This is an optimization exercise on Yosys and OpenROAD, whose aim is small area and a short achievable clock period, not a production implementation. Only simulation tests tie the RTL to the original design; equivalence was not proved. Power is estimated from default activity; no workload was simulated.

==> flow/design.v <==
module trading_strategy #(
    parameter SYMBOL_WIDTH = 32,
    parameter PRICE_WIDTH = 32,
    parameter VOLUME_WIDTH = 32,
    parameter MAX_SYMBOLS = 256,
    parameter STRATEGY_COUNT = 4
) (
    input  wire                     clk,
    input  wire                     rst_n,
    input  wire                     tick_valid,
    input  wire [SYMBOL_WIDTH-1:0]  tick_symbol,
    input  wire [PRICE_WIDTH-1:0]   tick_price,
    input  wire [PRICE_WIDTH-1:0]   tick_bid,
    input  wire [PRICE_WIDTH-1:0]   tick_ask,
    input  wire [VOLUME_WIDTH-1:0]  tick_volume,
    input  wire [3:0]               strategy_enable,     
    input  wire [PRICE_WIDTH-1:0]   arb_min_profit,     
    input  wire [PRICE_WIDTH-1:0]   mm_spread,          
    input  wire [VOLUME_WIDTH-1:0]  twap_target_vol,    
    input  wire [31:0]              twap_duration,      
    output reg                      order_valid,
    output reg  [SYMBOL_WIDTH-1:0]  order_symbol,
    output reg  [PRICE_WIDTH-1:0]   order_price,
    output reg  [VOLUME_WIDTH-1:0]  order_volume,
    output reg                      order_side,         
    output reg  [2:0]               order_type,         
    input  wire [VOLUME_WIDTH-1:0]  current_position,
    input  wire [PRICE_WIDTH-1:0]   position_limit,
    output wire [31:0]              decisions_made,
    output wire [31:0]              orders_generated,
    output wire [15:0]              active_strategies
);
localparam STRATEGY_ARBITRAGE = 2'b00;
localparam STRATEGY_MARKET_MAKING = 2'b01;
localparam STRATEGY_TWAP = 2'b10;
localparam STRATEGY_MOMENTUM = 2'b11;
reg [31:0] decision_counter;
reg [31:0] order_gen_counter;
reg [15:0] active_strategy_mask;
reg [PRICE_WIDTH-1:0] price_history [0:15];   
reg [3:0] price_history_ptr;
reg [PRICE_WIDTH-1:0] last_price;
reg [PRICE_WIDTH-1:0] arb_price_1, arb_price_2;
reg [SYMBOL_WIDTH-1:0] arb_symbol_1, arb_symbol_2;
wire arb_opportunity;
wire [PRICE_WIDTH-1:0] arb_profit;
reg [PRICE_WIDTH-1:0] mm_bid_price, mm_ask_price;
reg [VOLUME_WIDTH-1:0] mm_bid_volume, mm_ask_volume;
reg mm_quote_valid;
integer i;
reg [31:0] twap_timer;
reg [VOLUME_WIDTH-1:0] twap_executed;
reg [VOLUME_WIDTH-1:0] twap_slice_size;
reg twap_active;
wire twap_time_slice;
wire [PRICE_WIDTH-1:0] price_change;
wire momentum_signal;
reg [1:0] selected_strategy;
reg strategy_decision_valid;
reg tick_valid_d1, tick_valid_d2;
reg [SYMBOL_WIDTH-1:0] tick_symbol_d1, tick_symbol_d2;
reg [PRICE_WIDTH-1:0] tick_price_d1, tick_price_d2;
reg [PRICE_WIDTH-1:0] tick_bid_d1, tick_bid_d2;
reg [PRICE_WIDTH-1:0] tick_ask_d1, tick_ask_d2;
assign decisions_made = decision_counter;
assign orders_generated = order_gen_counter;
assign active_strategies = active_strategy_mask;
always @(posedge clk or negedge rst_n) begin
    if (!rst_n) begin
        decision_counter <= 32'b0;
        order_gen_counter <= 32'b0;
        active_strategy_mask <= 16'b0;
        price_history_ptr <= 4'b0;
        last_price <= {PRICE_WIDTH{1'b0}};
        mm_quote_valid <= 1'b0;
        twap_timer <= 32'b0;
        twap_executed <= {VOLUME_WIDTH{1'b0}};
        twap_active <= 1'b0;
        tick_valid_d1 <= 1'b0;
        tick_valid_d2 <= 1'b0;
        order_valid <= 1'b0;
        strategy_decision_valid <= 1'b0;
        for (i = 0; i < 16; i = i + 1) begin
            price_history[i] <= {PRICE_WIDTH{1'b0}};
        end
    end else begin
        tick_valid_d1 <= tick_valid;
        tick_valid_d2 <= tick_valid_d1;
        tick_symbol_d1 <= tick_symbol;
        tick_symbol_d2 <= tick_symbol_d1;
        tick_price_d1 <= tick_price;
        tick_price_d2 <= tick_price_d1;
        tick_bid_d1 <= tick_bid;
        tick_bid_d2 <= tick_bid_d1;
        tick_ask_d1 <= tick_ask;
        tick_ask_d2 <= tick_ask_d1;
        if (tick_valid) begin
            price_history[price_history_ptr] <= tick_price;
            price_history_ptr <= price_history_ptr + 1;
            last_price <= tick_price;
        end
        order_valid <= 1'b0;
        strategy_decision_valid <= 1'b0;
        if (tick_valid_d2) begin
            decision_counter <= decision_counter + 1;
            if (strategy_enable[0] && arb_opportunity) begin
                selected_strategy <= STRATEGY_ARBITRAGE;
                strategy_decision_valid <= 1'b1;
            end else if (strategy_enable[1] && mm_quote_valid) begin
                selected_strategy <= STRATEGY_MARKET_MAKING;
                strategy_decision_valid <= 1'b1;
            end else if (strategy_enable[2] && twap_active && twap_time_slice) begin
                selected_strategy <= STRATEGY_TWAP;
                strategy_decision_valid <= 1'b1;
            end else if (strategy_enable[3] && momentum_signal) begin
                selected_strategy <= STRATEGY_MOMENTUM;
                strategy_decision_valid <= 1'b1;
            end
        end
        if (strategy_decision_valid) begin
            case (selected_strategy)
                STRATEGY_ARBITRAGE: begin
                    execute_arbitrage();
                end
                STRATEGY_MARKET_MAKING: begin
                    execute_market_making();
                end
                STRATEGY_TWAP: begin
                    execute_twap();
                end
                STRATEGY_MOMENTUM: begin
                    execute_momentum();
                end
            endcase
        end
        update_arbitrage_state();
        update_market_making_state();
        update_twap_state();
        active_strategy_mask <= {12'b0, strategy_enable};
    end
end
assign arb_profit = (tick_ask_d2 > tick_bid_d2) ? (tick_ask_d2 - tick_bid_d2) : 32'b0;
assign arb_opportunity = (arb_profit > arb_min_profit) && (current_position < position_limit);
assign twap_time_slice = (twap_timer > 0) && ((twap_timer % (twap_duration / 100)) == 0);
assign price_change = (tick_price_d2 > last_price) ? (tick_price_d2 - last_price) : 
                     (last_price - tick_price_d2);
assign momentum_signal = (price_change > (tick_price_d2 >> 7));   
task execute_arbitrage;
    begin
        if (arb_profit > arb_min_profit) begin
            order_valid <= 1'b1;
            order_symbol <= tick_symbol_d2;
            order_price <= tick_bid_d2;
            order_volume <= 32'd1000;   
            order_side <= 1'b0;   
            order_type <= 3'b001;   
            order_gen_counter <= order_gen_counter + 1;
        end
    end
endtask
task execute_market_making;
    begin
        if (mm_quote_valid) begin
            order_valid <= 1'b1;
            order_symbol <= tick_symbol_d2;
            order_price <= mm_bid_price;
            order_volume <= mm_bid_volume;
            order_side <= 1'b0;   
            order_type <= 3'b001;   
            order_gen_counter <= order_gen_counter + 1;
        end
    end
endtask
task execute_twap;
    begin
        if (twap_active && (twap_executed < twap_target_vol)) begin
            order_valid <= 1'b1;
            order_symbol <= tick_symbol_d2;
            order_price <= tick_price_d2;
            order_volume <= twap_slice_size;
            order_side <= 1'b0;   
            order_type <= 3'b000;   
            twap_executed <= twap_executed + twap_slice_size;
            order_gen_counter <= order_gen_counter + 1;
        end
    end
endtask
task execute_momentum;
    begin
        if (momentum_signal) begin
            order_valid <= 1'b1;
            order_symbol <= tick_symbol_d2;
            order_price <= tick_price_d2;
            order_volume <= 32'd500;   
            order_side <= (price_change > 0) ? 1'b0 : 1'b1;   
            order_type <= 3'b000;   
            order_gen_counter <= order_gen_counter + 1;
        end
    end
endtask
task update_arbitrage_state;
    begin
        arb_price_1 <= tick_price_d1;
        arb_symbol_1 <= tick_symbol_d1;
        arb_price_2 <= tick_price_d2;
        arb_symbol_2 <= tick_symbol_d2;
    end
endtask
task update_market_making_state;
    begin
        if (tick_valid_d1) begin
            mm_bid_price <= tick_bid_d1 + (mm_spread >> 1);
            mm_ask_price <= tick_ask_d1 - (mm_spread >> 1);
            mm_bid_volume <= 32'd1000;
            mm_ask_volume <= 32'd1000;
            mm_quote_valid <= 1'b1;
        end
    end
endtask
task update_twap_state;
    begin
        if (twap_active) begin
            twap_timer <= twap_timer + 1;
            twap_slice_size <= (twap_target_vol - twap_executed) / 
                              ((twap_duration - twap_timer) / 100 + 1);
            if (twap_executed >= twap_target_vol || twap_timer >= twap_duration) begin
                twap_active <= 1'b0;
                twap_timer <= 32'b0;
                twap_executed <= {VOLUME_WIDTH{1'b0}};
            end
        end else if (strategy_enable[2] && twap_target_vol > 0) begin
            twap_active <= 1'b1;
            twap_timer <= 32'b0;
            twap_executed <= {VOLUME_WIDTH{1'b0}};
        end
    end
endtask
endmodule
==> flow/run.sh <==
#!/bin/bash
# synth_recipe.tcl (not shown) runs the flow's synth.tcl, then flattens the netlist and writes it again
# the make line also repeats each setting of config.mk as NAME=value (left out here)
make -C /OpenROAD-flow-scripts/flow DESIGN_CONFIG=/design/flow/config.mk WORK_HOME=/design/flow/orfs CLKGATE_MAP_FILE= SYNTH_SCRIPT=/design/flow/synth_recipe.tcl finish
==> flow/config.mk <==
export PLATFORM = sky130hd
export DESIGN_NAME = trading_strategy
export DESIGN_NICKNAME = trading_strategy
export VERILOG_FILES = /design/flow/design.v
export SDC_FILE = /design/flow/constraint.sdc
export NUM_CORES = 4
export LEC_CHECK = 0
export CAP_MARGIN = 20
export CORE_MARGIN = 2
export CORE_UTILIZATION = 40
export SLEW_MARGIN = 20
==> flow/constraint.sdc <==
create_clock -name core_clock -period 200.0 [get_ports {clk}]
set_input_delay 40.0000 -clock core_clock [delete_from_list [all_inputs] [get_ports {clk}]]
set_output_delay 40.0000 -clock core_clock [all_outputs]
set_load 0.01 [all_outputs]
==> impl_results.md <==
* Seq pwr share at 0.001
* Number of global-route vias before repair at around 86000
* 1st-iter DRT viols at around 6400
* Post-synthesis mux area share at 0.0590
* I/O pins at 540
* Worst setup path end: twap_slice_size[0]$_DFFE_PP_
* Final setup violation count at 0
* Type of the worst setup path: primary input to register
* Worst setup EP type: register
* Final net count at between 10000 and 15000
* Synthesized cell area at about 0.093 sq mm
* Switch share at 0.552
* Critical path arrival at roughly 190 ns
* Slew headroom at 0.116
* Clock Sinks at 590
* Worst-path clk slew at 0.06 ns
* Routed wire length on met2 at approximately 140 mm
* CP most frequent cell: o21a_1
* Mapped Cells at between 10000 and 15000
* Final cycle utilization of the critical path at 0.941
* Fin. Hold Viols at 0
* Worst reg2reg path startpoint: twap_timer[1]$_DFFE_PN0P_
* Post-route cell area at 0.106 sq mm
* Die extent in x at about 490 microns
* Setup ws final at around 12 ns
* P_seq at 369 uW
* Post-synth top area share at 0.181
* Share of layout cells above drive strength 1 at 0.0991
* Met3 routed WL at 12.5 mm
* Reg2reg setup slack at just over 50 ns
* ANT nets after route at 0
* CTS tree: built
* First-pass GRT wire length at about 470 mm
* Met3 global-route usage at 0.0198
* Non-clk bufs at about 760
* Xor/xnor share of the synthesized area at 0.0659
* Clk tree area frac at 0.0219
* Setup WS pre-CTS at 1.29 ns
* Setup Skew at 0.0582 ns
* Clock buf count at ~90
* # Taps at slightly above 3000
* Bufs and invs on worst path at between 100 and 150
* Fin cells at roughly 15000
* DR vias/cell at around 6
* Fmax achieved at ~0.0053 GHz
* Post-Place Cells at roughly 15000
* Met1 Track Usage GR at 0.327
* Max-cap violations at 0
* First-pass detailed-route iteration total at 6
* Placed cell area at approximately 0.1 sq mm
* Simple-gate share of the synthesized area at 0.207
* Fraction of registers with async set/reset at 0.288
* Number of synthesized flops with an enable pin at 420
* Worst Max-Slew Pin Slew at 1.32 ns
* WHS at about 0.40 ns
* Area of the multi-input gates at 0.0735 sq mm
* Initial Util at 0.402
* Top_reg_cell synth: edfxtp_1
* Buffer share of cell area at 0.0669
* Synth warnings at 2
* P_clk at between 100 and 150 uW
* Post-route DRC at 0
* Multi-input combinational area share at 0.693
* Synth Area in Compound Gates at 0.259
* CP max stage delay at 0.59 ns
* Met2 Use GR at 0.415
* # Post-CTS Setup Buffers at 0
* Crit path launch: twap_duration[0]
* Seq/total area at 0.159
* Leak Pwr at ~46 nW
* Met1 wire length at ~140 mm
* Worst hold stages at 0
* Number of gates resized after cts at 0
* WP depth at 900
* Largest delay contributor family on the critical path: compound AO/OA/AOI/OAI gates
* Core Region at around 0.23 sq mm
* H-tree depth at 3
* Avg Cell Area, Syn at a little under 8 sq um
* Comb pwr at approximately 350 mW
* Routability Congestion at approximately 0.9
* Group drawing the most power: combinational cells
* Part of the Yosys area used for sequential elements at 0.182
* Final core occ at 0.461
* Die area at 0.235 sq mm
* Area Growth Syn to Fin at 14.6%
* FFs & Latches at 590
* GRT overflow at 0
* Max Fanout on Critical Path at roughly 50
* Combinational share of power at 0.999
* Latest clock arrival within the worst-skew pair at 0.69 ns
* CTS max path bufs at 3
* Min Tclk post-route at 188.28 ns
* Number of cell rows at between 150 and 200
* Hold crit path type: register to register
* CP max-delay cell: o31ai_1
* CTS Buf Count at 70
* Hold_buf cts at 0
* Startpoint types: primary input
* Initial antenna violation count at 15
* Clock root cell: clkbuf_16
* Most frequent cells in the layout: ha_1, nor2_1, nand2_1
* Largest net degree at the start of global routing at 150
* Fill count at between 20000 and 25000
* DIE HEIGHT at approximately 490 microns
* Reg2Reg Depth at ~830
* Biggest Area Class: multi-input gates
* Invs w/o clock at 633
* WP data required at around 200 ns
* Leading post-synthesis cells by instance count: ha_1, nor2_1, nand2_1
* Worst R2R End: twap_slice_size[0]$_DFFE_PP_
* Maximum vdd drop at about 5.4 mV
* Count of cell types in the netlist at 139
* Area leader, netlist: ha_1
* Status: complete, no violations
* Most common cell in the netlist: ha_1
* Multi-In Gates at approximately 10000
* Busiest grt layer: met2
* Sum Neg Setup Slack at 0 ns
* Hold Startpoint: tick_price_d1[8]$_DFFE_PP_
* WHS Endpoint: tick_price_d2[8]$_DFFE_PP_
* Hpwl dp at ~240 mm
* DR top layer: met4
* Clk pwr share at 0
* Register area at around 0.017 sq mm
* Post-synthesis register bit count at 590
* PortBufs at slightly below 500
* Largest family of logic cells by synthesized area: compound AO/OA/AOI/OAI gates
* Post-Synth Adder-Cell Area at 0.183
* Most common cell after layout, fill and taps aside: ha_1
* Inserted Diodes at 8
* Synth area leaders: ha_1, edfxtp_1, o21a_1
* Max Slew Vio Count at 0
Fig. 1: supply voltage drop heat map
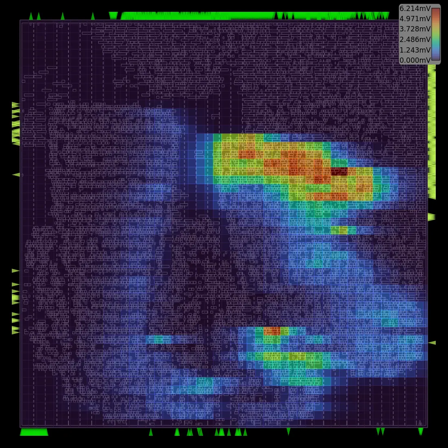
Tot Pwr: 350 mW
Power Internal: 157 mW
NetSw: 193 mW
Power Dens Cells: 3300 mW/mm^2

Fig. 2: layout detail
Region (111, 111) to (131, 131) microns. Cells in grey, sequential cells in the stronger grey; small squares are vias.
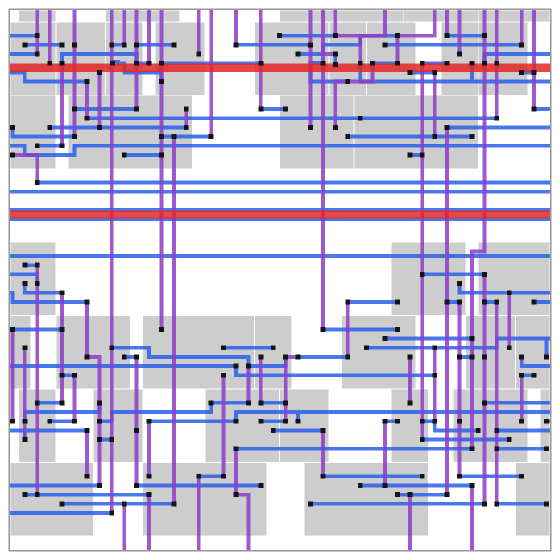
| layer | colour |
|---|---|
| M1 | blue |
| M2 | purple |
| M3 | red |
sequential cells in the window: 0
cells with their middle in the window: 30
most frequent: nor3_1 (7), ha_1 (6), o21a_1 (5)

Fig. 3: wiring heat map
The die is cut into 24 by 24 equal tiles; white is low, dark blue is high, scaled to the fullest tile. Values are wire area over tile area, all layers added.
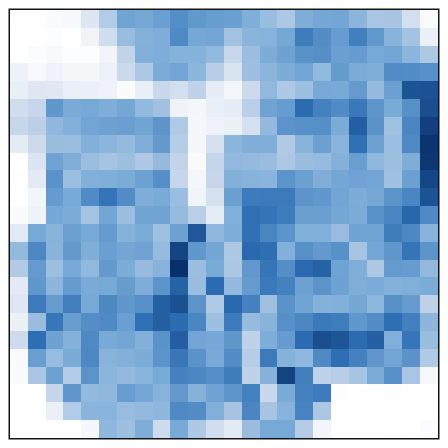
tiles over half the peak: 44%
emptiest ninth of the die: top left
nearly empty tiles: 6.8%
mean over tiles: 0.20
detailed-route wire length per cell: 19.8 microns
Post-Route WL: 301 mm
GRT Util Overall: 0.242
DR vias: 90200

==> separate check: timing with driven ports <==
Ports are ideal in the flow. The routed layout listed here was re-timed in OpenROAD. Step 1 assumes that a clkbuf_16 drives the clock port and a buf_2 every other input. Step 2 times the ports against the registers' clock, not the clock port: input delays grow and output delays shrink by t, the midpoint of the rising clock arrivals with the driver on. a / b / c = ideal / step 1 / step 2; a / b = the first two.
shift t [ns]: 0.744
slack for setup (ns): 11.723 / 11.788 / 11.043
hold WS [ns]: 0.403 / 0.403 / 0.403
worst setup path at the end: input to register
After both steps this run still meets setup and hold. The setup slack of this run moves by +0.065 ns with the drivers and by -0.680 ns with both steps.
